Context: an optimization exercise on an open-source flow, tuned for small area and a short achievable clock period. The choices shown serve that exercise and are no tape-out recipe.
Function was checked by simulation only, so behaviour that the tests miss may differ from the original.
Some runs may be left out. An edit can pass the tests and still lose a function that they never use.
Power and IR drop assume default switching activity.

**design/flow/config.mk**
```make
export PLATFORM = sky130hd
export DESIGN_NAME = FLOAT_MUL
export DESIGN_NICKNAME = FLOAT_MUL
export VERILOG_FILES = /design/flow/design.v
export SDC_FILE = /design/flow/constraint.sdc
export NUM_CORES = 8
export LEC_CHECK = 0
export CAP_MARGIN = 20
export CORE_MARGIN = 2
export CORE_UTILIZATION = 40
export SLEW_MARGIN = 20
```
**design/flow/constraint.sdc**
```tcl
create_clock -name core_clock -period 8.0 [get_ports {clk}]
set_input_delay 1.6000 -clock core_clock [delete_from_list [all_inputs] [get_ports {clk}]]
set_output_delay 1.6000 -clock core_clock [all_outputs]
set_load 0.01 [all_outputs]
```
**design/flow/design.v**
```verilog
module FLOAT_MUL (
    input [(BIT-1):0] num1,
    input [(BIT-1):0] num2,
    input clk,
    input rstn,
    output [(BIT-1):0] result,
    input valid,
    output ready
);
localparam BIT = 64;
localparam BIAS = 1023;
localparam EXPONENT_LEN = 11;
localparam MANTISSA_LEN = 52;
reg [(BIT-1):0]pip0_num1;
reg [(BIT-1):0]pip0_num2;
reg pip0_valid;
always @(posedge clk or negedge rstn) begin
  if (!rstn) begin
    pip0_num1 <= 0;
    pip0_num2 <= 0;
    pip0_valid <= 0;
  end else begin
    pip0_num1 <= num1;
    pip0_num2 <= num2;
    pip0_valid <= valid;
  end
end
reg pip1_sign1;
reg pip1_sign2;
reg pip1_valid;
reg [(EXPONENT_LEN-1):0] pip1_exponent1;
reg [(EXPONENT_LEN-1):0] pip1_exponent2;
reg pip1_zero;
wire zero;
wire num1_zero;
wire num2_zero;
wire check_denor1;
wire check_denor2;
always @(posedge clk or negedge rstn) begin
    if (!rstn) begin
      pip1_sign1 <= 0;
      pip1_sign2 <= 0;
      pip1_valid <= 0;
      pip1_exponent1 <= 0;
      pip1_exponent2 <= 0;
      pip1_zero <= 0;
    end else begin
      pip1_sign1 <= pip0_num1[63];
      pip1_sign2 <= pip0_num2[63];
      pip1_valid <= pip0_valid;
      if (check_denor1) begin    
        pip1_exponent1 <= 11'd1;  
      end else begin
        pip1_exponent1 <= pip0_num1[62:52];
      end
      if (check_denor2) begin    
        pip1_exponent2 <= 11'd1;   
      end else begin
        pip1_exponent2 <= pip0_num2[62:52];
      end
      pip1_zero <= zero;
    end
end
assign zero = (num1_zero | num2_zero);  
assign num1_zero = ~(|pip0_num1[62:0]);  
assign num2_zero = ~(|pip0_num2[62:0]);  
assign check_denor1 = ~(|pip0_num1[62:52]);  
assign check_denor2 = ~(|pip0_num2[62:52]);  
reg [(MANTISSA_LEN):0] pip1_mantissa1 [(MANTISSA_LEN):0];
reg [(MANTISSA_LEN):0] pip1_mantissa2;
integer i;
always @(posedge clk or negedge rstn) begin
    if (!rstn) begin
      for (i = 0; i < 53; i=i+1) begin
        pip1_mantissa1[i][(MANTISSA_LEN):0] <= 0;
      end
      pip1_mantissa2[(MANTISSA_LEN):0] <= 0;
    end else begin
      for (i = 0; i <= 52; i=i+1) begin  
        if (check_denor1) begin
          pip1_mantissa1[i][(MANTISSA_LEN):0] <= {1'b0, pip0_num1[51:0]};
        end else begin
          pip1_mantissa1[i][(MANTISSA_LEN):0] <= {1'b1, pip0_num1[51:0]};
        end
      end
      if (check_denor2) begin
        pip1_mantissa2[(MANTISSA_LEN):0] <= {1'b0, pip0_num2[51:0]};
      end else begin
        pip1_mantissa2[(MANTISSA_LEN):0] <= {1'b1, pip0_num2[51:0]};
      end
    end
end
reg pip2_sign;
reg pip2_valid;
reg [(EXPONENT_LEN):0] pip2_exponent;
reg pip2_zero;
always @(posedge clk or negedge rstn) begin
    if (!rstn) begin
      pip2_sign <= 0;
      pip2_exponent <= 0;
      pip2_zero <= 0;
      pip2_valid <= 0;
    end else begin
      pip2_sign <= pip1_sign1 ^ pip1_sign2;
      pip2_exponent <= pip1_exponent1 + pip1_exponent2;
      pip2_zero <= pip1_zero;
      pip2_valid <= pip1_valid;
    end
end
reg [(MANTISSA_LEN):0] pip2_mantissa [(MANTISSA_LEN):0];
always @(posedge clk or negedge rstn) begin
    if (!rstn) begin
      for (i = 0; i < 53; i++) begin
        pip2_mantissa [i][(MANTISSA_LEN):0] <= 0;
      end 
    end else begin
      for (i = 0; i < 53; i++) begin
        pip2_mantissa [i][(MANTISSA_LEN):0] <= pip1_mantissa1[i] & {53{pip1_mantissa2[i]}};
      end
    end
end
reg pip3_sign;
reg pip3_valid;
reg [(EXPONENT_LEN):0]pip3_exponent;
always @(posedge clk or negedge rstn) begin
    if (!rstn) begin
      pip3_sign <= 0;
      pip3_exponent <= 0;
      pip3_valid <= 0;
    end else begin
      pip3_valid <= pip2_valid;
      if (pip2_zero) begin
        pip3_exponent <= 0;
        pip3_sign <= 0;
      end else begin
        pip3_exponent <= pip2_exponent - BIAS;
        pip3_sign <= pip2_sign;
      end
    end
end
reg [(MANTISSA_LEN+2):0]pip3_mantissa[(MANTISSA_LEN/2):0];
always @(posedge clk or negedge rstn) begin
    if (!rstn) begin
      for (i = 0; i <= (MANTISSA_LEN/2); i++) begin
        pip3_mantissa[i] <= 0;
      end
    end else begin
      for (i = 0; i < (MANTISSA_LEN/2); i++) begin
        pip3_mantissa[i] <= pip2_mantissa[2*i] + {pip2_mantissa[2*i+1], 1'b0};
      end
      pip3_mantissa[(MANTISSA_LEN/2)] <= pip2_mantissa[MANTISSA_LEN];
    end
end 
reg pip4_sign;
reg pip4_valid;
reg [(EXPONENT_LEN):0]pip4_exponent;
reg [(MANTISSA_LEN + 4):0]pip4_mantissa[(MANTISSA_LEN/4):0];
always @(posedge clk or negedge rstn) begin
    if (!rstn) begin
      pip4_sign <= 0;
      pip4_valid <= 0;
      pip4_exponent <= 0;
      for (i = 0; i <= (MANTISSA_LEN/4); i++) begin
        pip4_mantissa[i] <= 0;
      end
    end else begin
      pip4_sign <= pip3_sign;
      pip4_valid <= pip3_valid;
      pip4_exponent <= pip3_exponent;
      for (i = 0; i < (MANTISSA_LEN/4); i++) begin
        pip4_mantissa[i] <= pip3_mantissa[2*i] + {pip3_mantissa[2*i+1], 2'b00};
      end
      pip4_mantissa[(MANTISSA_LEN/4)] <= pip3_mantissa[(MANTISSA_LEN/2)];
    end
end
reg pip5_sign;
reg pip5_valid;
reg [(EXPONENT_LEN):0]pip5_exponent;
reg [(MANTISSA_LEN+8):0]pip5_mantissa[7:0];
always @(posedge clk or negedge rstn) begin
    if (!rstn) begin
      pip5_sign <= 0;
      pip5_valid <= 0;
      pip5_exponent <= 0;
      for (i = 0; i <= 7; i++) begin
        pip5_mantissa[i] <= 0;
      end
    end else begin
      pip5_sign <= pip4_sign;
      pip5_valid <= pip4_valid;
      pip5_exponent <= pip4_exponent;
      for (i = 0; i <= 5; i++) begin
        pip5_mantissa[i] <= pip4_mantissa[2*i] + {pip4_mantissa[2*i+1], 4'b0000};
      end
      pip5_mantissa[6] <= pip4_mantissa[(MANTISSA_LEN/4)-1];
      pip5_mantissa[7] <= pip4_mantissa[(MANTISSA_LEN/4)];
    end
end
reg pip6_sign;
reg pip6_valid;
reg [(EXPONENT_LEN):0]pip6_exponent;
reg [(MANTISSA_LEN+16):0]pip6_mantissa[4:0];
always @(posedge clk or negedge rstn) begin
    if (!rstn) begin
      pip6_sign <= 0;
      pip6_valid <= 0;
      pip6_exponent <= 0;
      for (i = 0; i <= 4; i++) begin
        pip6_mantissa[i] <= 0;
      end
    end else begin
      pip6_sign <= pip5_sign;
      pip6_valid <= pip5_valid;
      pip6_exponent <= pip5_exponent;
      for (i = 0; i <= 2; i++) begin
        pip6_mantissa[i] <= pip5_mantissa[2*i] + {pip5_mantissa[2*i+1], 8'h00};
      end
      pip6_mantissa[3] <= pip5_mantissa[6];
      pip6_mantissa[4] <= pip5_mantissa[7];
    end
end
reg pip7_sign;
reg pip7_valid;
reg [(EXPONENT_LEN):0]pip7_exponent;
reg [(MANTISSA_LEN+32):0]pip7_mantissa[3:0];
always @(posedge clk or negedge rstn) begin
    if (!rstn) begin
      pip7_sign <= 0;
      pip7_valid <= 0;
      pip7_exponent <= 0;
      for (i = 0; i <= 3; i++) begin
        pip7_mantissa[i] <= 0;
      end
    end else begin
      pip7_sign <= pip6_sign;
      pip7_valid <= pip6_valid;
      pip7_exponent <= pip6_exponent;
      pip7_mantissa[0] <= pip6_mantissa[0] + {pip6_mantissa[1], 16'h0000};
      pip7_mantissa[1] <= pip6_mantissa[2];
      pip7_mantissa[2] <= pip6_mantissa[3];
      pip7_mantissa[3] <= pip6_mantissa[4];
    end
end
reg pip8_sign;
reg pip8_valid;
reg [(EXPONENT_LEN):0]pip8_exponent;
reg [31:0] pip8_A_remain;
reg [3:0] pip8_C_remain;
reg [53:0]pip8_w;  
reg [16:0]pip8_x;  
reg [16:0]pip8_y;  
reg [37:0]pip8_z;  
always @(posedge clk or negedge rstn) begin
    if (!rstn) begin
      pip8_sign <= 0;
      pip8_valid <= 0;
      pip8_exponent <= 0;
      pip8_A_remain <= 0;
      pip8_C_remain <= 0;
      pip8_w <= 0;
      pip8_x <= 0;
      pip8_y <= 0;
      pip8_z <= 0;
    end else begin
      pip8_sign <= pip7_sign;
      pip8_valid <= pip7_valid;
      pip8_exponent <= pip7_exponent;
      pip8_A_remain <= pip7_mantissa[0][31:0];
      pip8_C_remain <= pip7_mantissa[2][3:0];
      pip8_w <= pip7_mantissa[0][84:48] + pip7_mantissa[1][68:16];
      pip8_x <= pip7_mantissa[0][47:32] + pip7_mantissa[1][15:0];
      pip8_y <= pip7_mantissa[2][56:41] + pip7_mantissa[3][52:37];
      pip8_z <= pip7_mantissa[2][40:4] + pip7_mantissa[3][36:0];
    end
end
reg pip9_sign;
reg pip9_valid;
reg [(EXPONENT_LEN):0]pip9_exponent;
reg [101:0]pip9_AB;
reg [57:0]pip9_CD;
wire [53:0]pip9_w;
wire [16:0]pip9_y;
assign pip9_w = pip8_w + pip8_x[16]; 
assign pip9_y = pip8_y + pip8_z[37]; 
always @(posedge clk or negedge rstn) begin
    if (!rstn) begin
      pip9_sign <= 0;
      pip9_valid <= 0;
      pip9_exponent <= 0;
      pip9_AB <= 0;
      pip9_CD <= 0;
    end else begin
      pip9_sign <= pip8_sign;
      pip9_valid <= pip8_valid;
      pip9_exponent <= pip8_exponent;
      pip9_AB <= {pip9_w, pip8_x[15:0], pip8_A_remain};
      pip9_CD <= {pip9_y, pip8_z[36:0], pip8_C_remain};
    end
end
reg pip10_sign;
reg pip10_valid;
reg [(EXPONENT_LEN):0]pip10_exponent;
reg [47:0]pip10_AB_remain;
reg [31:0]pip10_n;  
reg [27:0]pip10_m;  
always @(posedge clk or negedge rstn) begin
    if (!rstn) begin
      pip10_sign <= 0;
      pip10_valid <= 0;
      pip10_exponent <= 0;
      pip10_AB_remain <= 0;
      pip10_n <= 0;
      pip10_m <= 0;
    end else begin
      pip10_sign <= pip9_sign;
      pip10_valid <= pip9_valid;
      pip10_exponent <= pip9_exponent;
      pip10_AB_remain <= pip9_AB[47:0];
      pip10_n <= pip9_AB[78:48] + pip9_CD[30:0];
      pip10_m <= pip9_AB[101:79] + pip9_CD[57:31];
    end
end
reg pip11_sign;
reg pip11_valid;
reg [(EXPONENT_LEN):0]pip11_exponent;
wire [26:0]pip11_mn; 
reg [105:0]pip11_mantissa;
assign pip11_mn = pip10_m + pip10_n[31];
always @(posedge clk or negedge rstn) begin
    if (!rstn) begin
      pip11_sign <= 0;
      pip11_valid <= 0;
      pip11_exponent <= 0;
      pip11_mantissa <= 0;
    end else begin
      pip11_sign <= pip10_sign;
      pip11_valid <= pip10_valid;
      pip11_exponent <= pip10_exponent;
      pip11_mantissa <= {pip11_mn, pip10_n[30:0], pip10_AB_remain};
    end
end 
reg pip12_sign;
reg pip12_valid;
reg [(EXPONENT_LEN-1):0]pip12_exponent;
reg [105:0]pip12_mantissa;
always @(posedge clk or negedge rstn) begin
    if (!rstn) begin
      pip12_sign <= 0;
      pip12_valid <= 0;
      pip12_exponent <= 0;
      pip12_mantissa <= 0;
    end else begin
      pip12_sign <= pip11_sign;
      pip12_valid <= pip11_valid;
      if (pip11_mantissa[105] == 1'b1) begin  
        pip12_exponent <= pip11_exponent + 1'b1;
        pip12_mantissa <= pip11_mantissa >> 1;  
      end else begin
        pip12_exponent <= pip11_exponent;
        pip12_mantissa <= pip11_mantissa;
      end
    end
end
reg pip13_sign;
reg pip13_valid;
assign ready = pip13_valid;
reg [(EXPONENT_LEN-1):0]pip13_exponent;
reg [(MANTISSA_LEN-1):0]pip13_mantissa;
wire LSB = pip12_mantissa[52];
wire Guard = pip12_mantissa[51];
wire Round = pip12_mantissa[50];
wire Sticky = |pip12_mantissa[49:0];
wire round_up = Guard & (Round | Sticky | LSB);
always @(posedge clk or negedge rstn) begin
  if (!rstn) begin
    pip13_sign <= 0;
    pip13_valid <= 0;
    pip13_exponent <= 0;
    pip13_mantissa <= 0;
  end else begin
    pip13_sign <= pip12_sign;
    pip13_valid <= pip12_valid;
    pip13_exponent <= pip12_exponent;
    if (round_up) begin
      pip13_mantissa <= pip12_mantissa[103:52] + 1;
      if (&pip12_mantissa[103:52]) begin  
        pip13_exponent <= pip12_exponent + 1'b1;
      end
    end else begin
      pip13_mantissa <= pip12_mantissa[103:52];
    end
  end
end
assign result = {pip13_sign, pip13_exponent, pip13_mantissa};
endmodule  
```
**design/flow/run.sh**
```bash
#!/bin/bash
# synth_recipe.tcl (not shown) runs the flow's synth.tcl, then flattens the netlist and writes it again
# the make line also repeats each setting of config.mk as NAME=value (left out here)
make -C /OpenROAD-flow-scripts/flow DESIGN_CONFIG=/design/flow/config.mk WORK_HOME=/design/flow/orfs CLKGATE_MAP_FILE= SYNTH_SCRIPT=/design/flow/synth_recipe.tcl finish
```
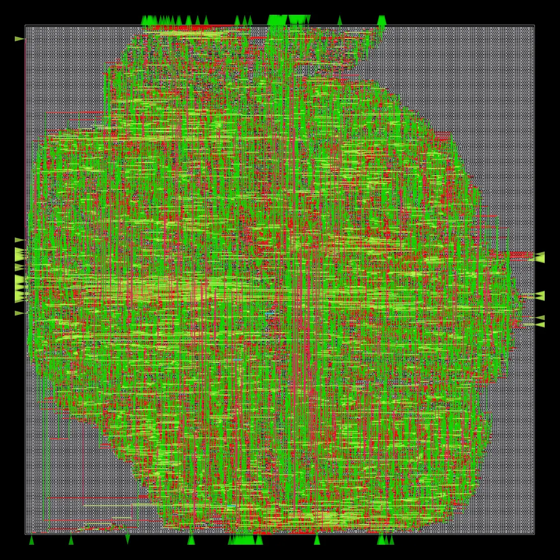
(run_1/routing.png)
Global Route Usage Sum: 22.0%
WL met1: 442,000 um
DR top layer: met5

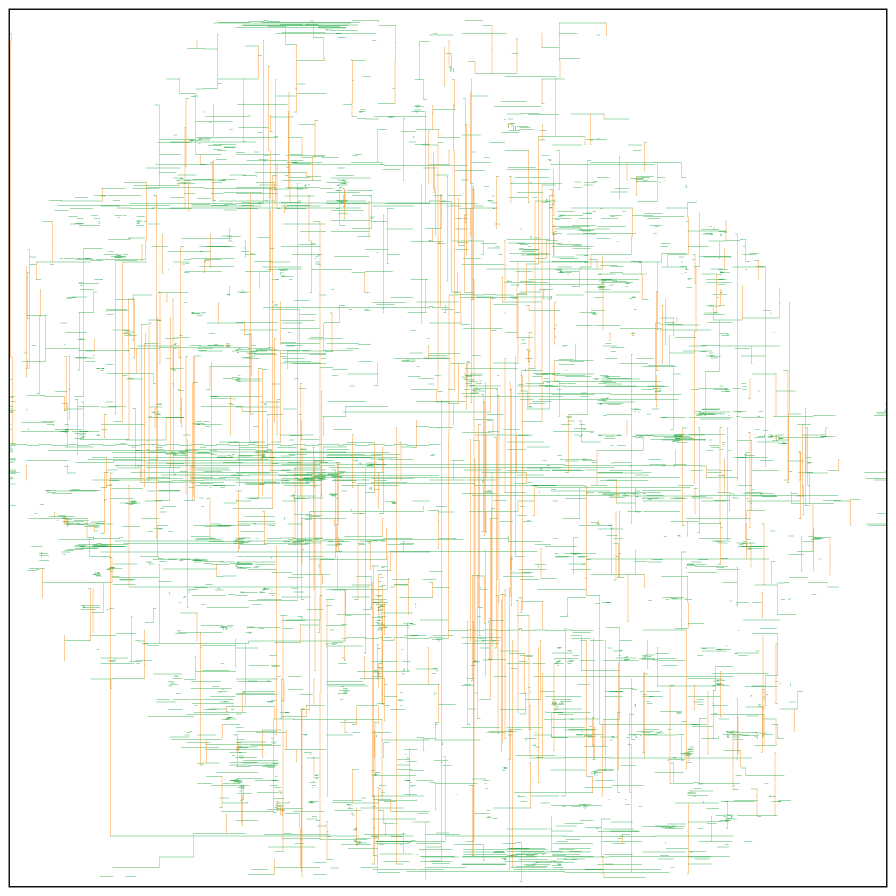
(run_1/wires.png)
Only two layers are drawn.
| color | layer | wire length |
|---|---|---|
| green | metal 3 | 57.0 mm |
| orange | metal 4 | 41.4 mm |

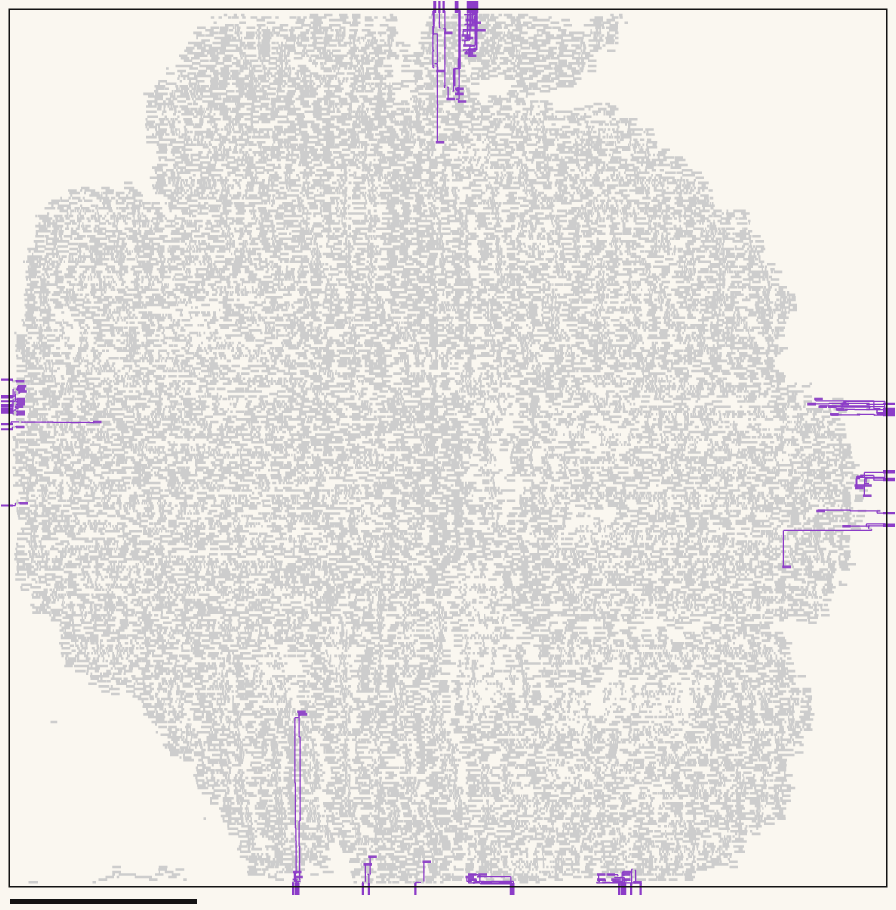
(run_1/io_fan.png)
Scale bar: 200 um.
| color | port | bits | direction | edge | end cells | buffers | wire |
|---|---|---|---|---|---|---|---|
| purple | `num2` | 64 | input | 19 bottom, 18 top, 14 right, 13 left | 64 | 64 | 3,190 um |

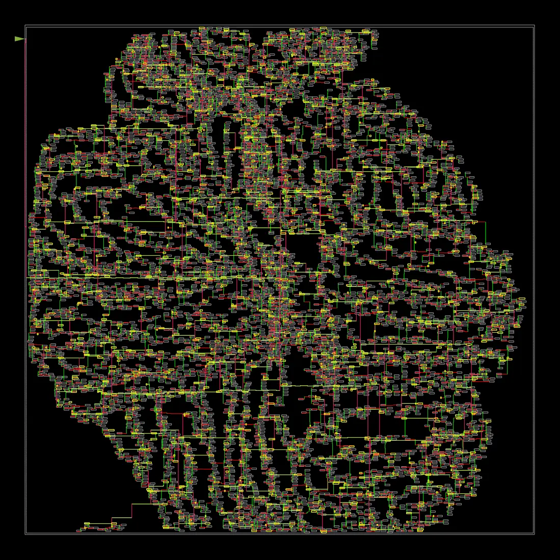
(run_1/clocks.png)
clock buffers: 1,051
Clk. pwr: 38.2 mW
clock sinks: 7,252
cts bufs inserted: 771
latest clock arrival within the worst-skew pair: 1230 ps

==> impl_metrics.json, run 1 <==
{
  "synth-edff-count": 0,
  "bufAreaShareNonClock_pct": 1.11,
  "numPortBuffers": 195,
  "r2r_slack_ps": 2940,
  "dr_total_vias": 237000,
  "yosysTopAreaCell": "dfrtp_1",
  "start_util_pct": 40.1,
  "dominant-cell-class": "registers",
  "worst_pin_slew_ps": 1200,
  "max_freq_mhz": 198,
  "seq_area_share_pct": 46.5,
  "grt_max_degree": 179,
  "switching_share_pct": 37.7,
  "multi_input_area_um2": 160000,
  "drt_first_pass_iters": 8,
  "fp-row-count": 342,
  "io-pin-count": 196,
  "maxCapViolations": 0,
  "synth_cells": 31600,
  "end_kind": "flop",
  "path_cells": "ha_1 -> a21o_1 -> a41oi_1 -> o21ai_0 -> o311ai_0 -> a211oi_1 -> nor3_1 -> o21ai_1 -> a21o_1 -> a21oi_1 -> a2111oi_0 -> or2_2 -> a21boi_0 -> xnor2_1",
  "outcome": "complete, no violations",
  "p_leak_nw": 186,
  "area_growth_syn_to_layout_pct": 12.2,
  "place_area_um2": 363000,
  "worstPathRequired_ps": 9070,
  "drtIter0Drc": 19900,
  "die_area_um2": 878000,
  "crit_path_max_fanout": 4,
  "skew_ps": 97.0,
  "ys_seq_area_share_pct": 52.1,
  "die_w_um": 937,
  "grt-ovfl-total": 0,
  "cts_tree": "done",
  "grt_pass1_wl_um": 1490000,
  "seq_power_share_pct": 36.0,
  "place_congestion": 0.939,
  "rsz0062_at_grt": "no",
  "grt_antenna_before_repair": 161,
  "critPathLaunch": "pip2_mantissa[26][2]$_DFF_PN0_"
}
## run 1: kinds of logic (layout without fill, tap and decap cells)
family	count (synthesis)	in the layout	synth area share, %
xor+xnor	2847	2847	7.16
simple gates	8451	8451	13.0
flops	7252	7252	52.1
fa+ha+maj	2807	2807	10.2
mux	106	106	0.343
buf+inv	1875	2534	2.03
compound gates	8244	8244	15.1
other cells	0	104	0
## run 1: through the flow
step / power (mW) / utilization (%) / hold WS, ps
floorplan: 82.7 / - / 331
global placement: 102 / 41.8 / 331
detailed placement: 102 / 41.8 / 335
CTS: 141 / 45.0 / 302
global route: 148 / 45.0 / 315
finish: 140 / 45.0 / 308
## run 1: cells in the mapped netlist (83+ instances only)
cell and count:
a211oi_1 208, a21boi_0 87, a21o_1 1737, a21oi_1 2762, a221oi_1 92, a31oi_1 277
and2_1 2958, and3_1 270, clkbuf_1 1162, dfrtp_1 7252, ha_1 2751, inv_1 680
mux2_2 106, nand2_1 1565, nand2b_1 288, nand3_1 571, nand4_1 592, nor2_1 1226
nor2b_1 324, nor3_1 246, nor4_1 88, o211ai_1 103, o21a_1 268, o21ai_0 1323
o21ai_1 83, o21bai_1 452, o31ai_1 120, xnor2_1 1840, xor2_1 1007
## run 1: how the worst min path moves through the flow
stage | end | slack [ps]
final | pip5_mantissa[6][0]$_DFF_PN0_ | 310
after floorplan | pip10_AB_remain[0]$_DFF_PN0_ | 330
after detailed placement | pip10_AB_remain[2]$_DFF_PN0_ | 330
after global placement | pip8_A_remain[28]$_DFF_PN0_ | 330
after CTS | pip7_mantissa[2][33]$_DFF_PN0_ | 300
after global routing | pip10_AB_remain[0]$_DFF_PN0_ | 320
## run 1: metal layers
metal	track usage [%]	up-vias	wire length, um
met5	0	-	41
met4	8.15	6	41400
met3	3.08	1469	57000
met2	34.8	6617	444000
met1	30.9	118000	442000
li1	-	111000	-
## run 1: registers in the layout (all words and copies together), names as in the netlist, 38 cells and up
register,cells
pip3_mantissa,1483
pip9_AB,102
pip0_num1,64
pip7_mantissa,264
pip2_mantissa,2809
pip13_mantissa,52
pip1_mantissa1,53
pip5_mantissa,476
pip11_mantissa,106
pip1_mantissa2,53
pip8_w,54
pip9_CD,58
pip12_mantissa,104
pip10_AB_remain,48
pip0_num2,64
pip4_mantissa,794
pip6_mantissa,317
pip8_z,38
--- run 2: outline of the changes from run 1 ---
design/flow/design.v: 395 -> 6481 lines; modules unchanged: 0
  FLOAT_MUL: edited, 395 -> 6473 lines
  FA: new, 4 lines
  HA: new, 4 lines
==> module HA as of run 2 <==
module HA (input a, input b, output s, output co);
  assign s = a ^ b;
  assign co = a & b;
endmodule
==> module FA as of run 2 <==
module FA (input a, input b, input c, output s, output co);
  assign s = a ^ b ^ c;
  assign co = (a & b) | (a & c) | (b & c);
endmodule
--- a/design/flow/config.mk
+++ b/design/flow/config.mk
@@ -6,6 +6,13 @@
 export NUM_CORES = 8
 export LEC_CHECK = 0
+export ABC_AREA = 1
 export CAP_MARGIN = 20
 export CORE_MARGIN = 2
-export CORE_UTILIZATION = 40
+export CORE_UTILIZATION = 55
+export CTS_CLUSTER_DIAMETER = 100
+export CTS_CLUSTER_SIZE = 20
+export PLACE_DENSITY = 0.62
+export SETUP_SLACK_MARGIN = 5
 export SLEW_MARGIN = 20
+export SYNTH_HIERARCHICAL = 1
+export SYNTH_MINIMUM_KEEP_SIZE = 0
==> impl_metrics.json, run 2 <==
{
  "die_area_um2": 154000,
  "reg.largest.list": "q_res (64), q_p (56), q_a (52)",
  "syn-cell-area_um2": 83100,
  "start_util_pct": 55.4,
  "final_common_cell": "xor2_1",
  "remaining_drc_errors": 0,
  "yosysTopAreaCell": "fa_1",
  "grt-ovfl-total": 0,
  "crit_path_max_fanout": 27,
  "grtUsageTotal_pct": 45.0,
  "drtIter0Drc": 11800,
  "ys_seq_area_share_pct": 24.2,
  "grt_pass1_vias": 72300,
  "combPwrFrac_pct": 68.3,
  "p_leak_nw": 38.0,
  "clk_path_buf_depth": 3,
  "htreeDepth": 2,
  "routedWlPerCell_um": 35.8,
  "switching_share_pct": 48.1,
  "reg2reg_to": "k1_427$_DFF_P_",
  "path_clk_slew_ps": 90,
  "cts_tree": "done",
  "grt_antenna_before_repair": 14,
  "internal_power_mw": 20.8,
  "grt_max_degree": 56,
  "worstPathRequired_ps": 8630,
  "power.density_nw_per_um2": 440,
  "top_register": "q_res",
  "die_h_um": 393,
  "min_path_type": "flop to flop",
  "skew_ps": 39.0,
  "grt_pass1_wl_um": 498000,
  "die_w_um": 393,
  "clockPowerShare_pct": 8.2,
  "dr_total_vias": 72000,
  "critPathCapture": "k1_427$_DFF_P_",
  "insertion_delay_ps": 770,
  "outcome": "complete, no violations",
  "seq_power_share_pct": 23.4,
  "critPathLaunch": "q_neg[13]$_DFF_P_",
  "netlist_top_cells_area": "fa_1 (31%), dfxtp_1 (24%), xor2_1 (15%), o22ai_1 (10%), ha_1 (4.1%)",
  "synth_cells": 8266,
  "r2r-start": "q_neg[13]$_DFF_P_",
  "ys_ff_latch": 1004,
  "drt_first_pass_iters": 12,
  "setup_viol": 0,
  "drtAntennaViolNets": 0,
  "synth-edff-count": 0,
  "finalHoldViolations": 0,
  "hold_path_end": "q_e2[3]$_DFF_P_",
  "r2r_slack_ps": 4890,
  "netlist_top_cells_count": "xor2_1 (1,410), o22ai_1 (1,387), fa_1 (1,304)",
  "largest_register_ffs": 64,
  "rsz0062_at_grt": "yes",
  "cp_data_arrival_time_ps": 3740,
  "synth_ff_type": "dfxtp_1",
  "viasPerCell": 7.15,
  "fp-row-count": 142,
  "max_freq_mhz": 321,
  "maxCapViolations": 0,
  "synth_fp_nets": 9971,
  "end_kind": "flop",
  "worst_pin_slew_ps": 1120,
  "place_congestion": 0.942,
  "min_period_ps": 3110,
  "synth_top_area_share_pct": 31.4,
  "area_growth_syn_to_layout_pct": 9.37,
  "whs_ps": 330,
  "slew_headroom_pct": 25.0,
  "yosysMostFrequentCell": "xor2_1"
}
[run 2: modules after synthesis (local to each module, per instance)]
module,area (um2),cells inside
FLOAT_MUL,56200,6891
FA,20.0,1
HA,12.5,1
[run 2: cell type report]
cell class	instances	area [um2]	area share, %
timing repair buffer	415	5480	6.03
inverter	558	2390	2.63
clock inverter	14	119	0.131
sequential	1004	20300	22.3
timing repair inverter	8	48.8	0.0537
antenna	12	30.0	0.0330
clock buffer	75	1550	1.70
tap	2016	2520	2.77
multi-input combinational	5970	58500	64.3
[run 2: power groups by stage]
stage	Sequential (mW)	Combinational [mW]	Clock, mW
floorplan	9.04	17.0	0
global placement	9.46	25.4	0
detailed placement	9.50	26.0	0
CTS	9.37	26.4	3.32
global route	9.59	30.0	3.48
finish	9.38	27.4	3.30
[run 2: critical path, cell delays in order, from the launching register on]
cell	delay, ps
dfxtp_4	680
buf_8	460
xor2_1	260
fa_2	550
fa_1	580
fa_1	410
[run 2: logic make-up after synthesis]
logic type / after synthesis / synth area share [%]
AO/OA/AOI/OAI: 1638 / 12.2
adder cells (fa/ha/maj): 1574 / 35.5
XOR/XNOR: 1450 / 15.3
AND/OR/NAND/NOR: 1304 / 6.91
buffers and inverters: 1296 / 5.95
flip-flops: 1004 / 24.2
[run 2: timing repair]
item | in CTS | in global routing
pin swaps | 2 | 4
setup buffers | 34 | 27
gates resized for setup | 431 | 191
setup endpoints to repair | 690 | 324
cloned | 8 | 19
[run 2: metrics by stage]
stage | instance area (um2) | total power, mW | util, % | instances | setup WS (ps)
finish | 90900 | 40.1 | 60.6 | 10100 | 4890
global route | 90900 | 43.1 | 60.6 | 10100 | 4910
CTS | 89600 | 39.1 | 59.7 | 10000 | 5000
detailed placement | 86100 | 35.5 | 57.4 | 9883 | 3870
global placement | 86000 | 34.8 | 57.4 | 9882 | 3790
floorplan | 83200 | 26.0 | - | 8266 | 5000
[run 2: routing by layer]
layer | vias to the layer above | routed length (um) | global-route usage (%)
met5 | - | 941 | 1.08
met4 | 42 | 37000 | 32.9
met3 | 2567 | 60900 | 21.4
met2 | 7403 | 142000 | 62.9
met1 | 34900 | 120000 | 53.7
li1 | 27100 | - | -
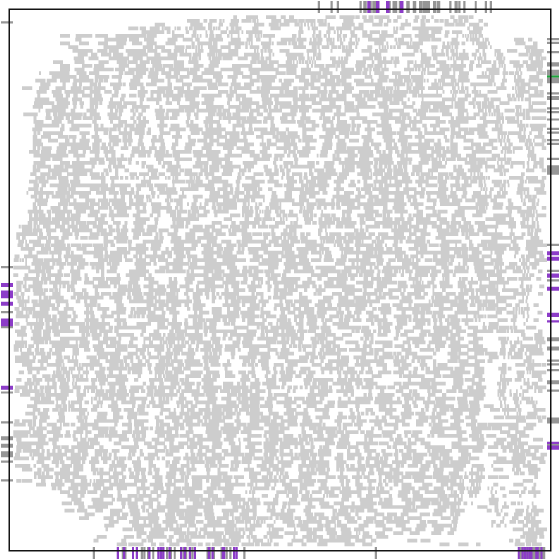
(run_2/io_placement.png)
Pins as bars across the die edge, other pins in gray.
| color | port | pins | direction | edge |
|---|---|---|---|---|
| green | `valid` | 1 | input | right |
| purple | `num2` | 64 | input | 28 bottom, 14 left, 14 right, 8 top |
all pins by edge: 62 bottom, 59 right, 46 top, 29 left

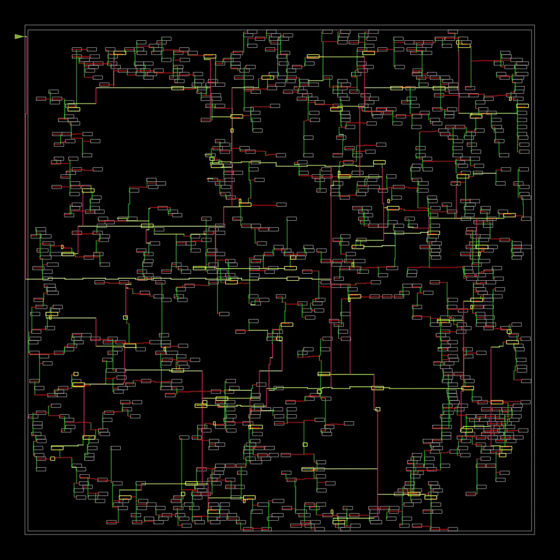
(run_2/clocks.png)
clock buffers: 75
clock sinks: 1,004
Clk. pwr: 3.30 mW
cts bufs inserted: 59
Seq cells: 1,004

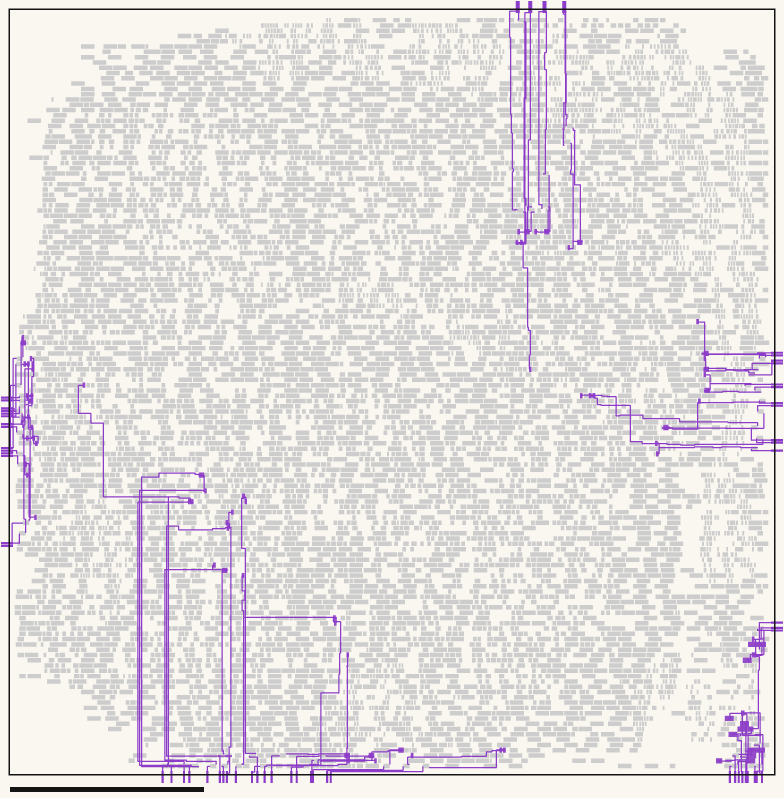
(run_2/io_fan.png)
Scale bar: 100 um.
IO Port Bufs: 195
total I/O pin count: 196

## afterwards: timing with drivers on the ports
In the flow no input, the clock included, has a driving cell. The finished layouts below were timed again as built, in two steps. Step 1: set_driving_cell puts a clkbuf_16 on clk and a buf_2 on each other input, an assumption about the parent block. Step 2 adds t to the input delays and takes it off the output delays; t is the mean of the earliest and latest rising clock arrival at the registers after step 1. Input paths then give back, and output paths get back, about the clock's delay inside the block. Three values: ideal ports, drivers, drivers and shift; two values: the first two.
run	shift t [ns]	slack for setup (ns)	clock arrival spread, ns	slew at the worst register clock pin (ns)
run 1	1.308	2.945 / 2.945 / 2.945	0.127 / 0.127	0.07 / 0.07
run 2	0.834	4.886 / 4.886 / 4.301	0.039 / 0.040	0.10 / 0.10
After both steps every run listed still meets setup and hold. For run 2, which loses most, drivers alone change the setup slack by 0.000 ns; drivers and shift together by -0.585 ns.
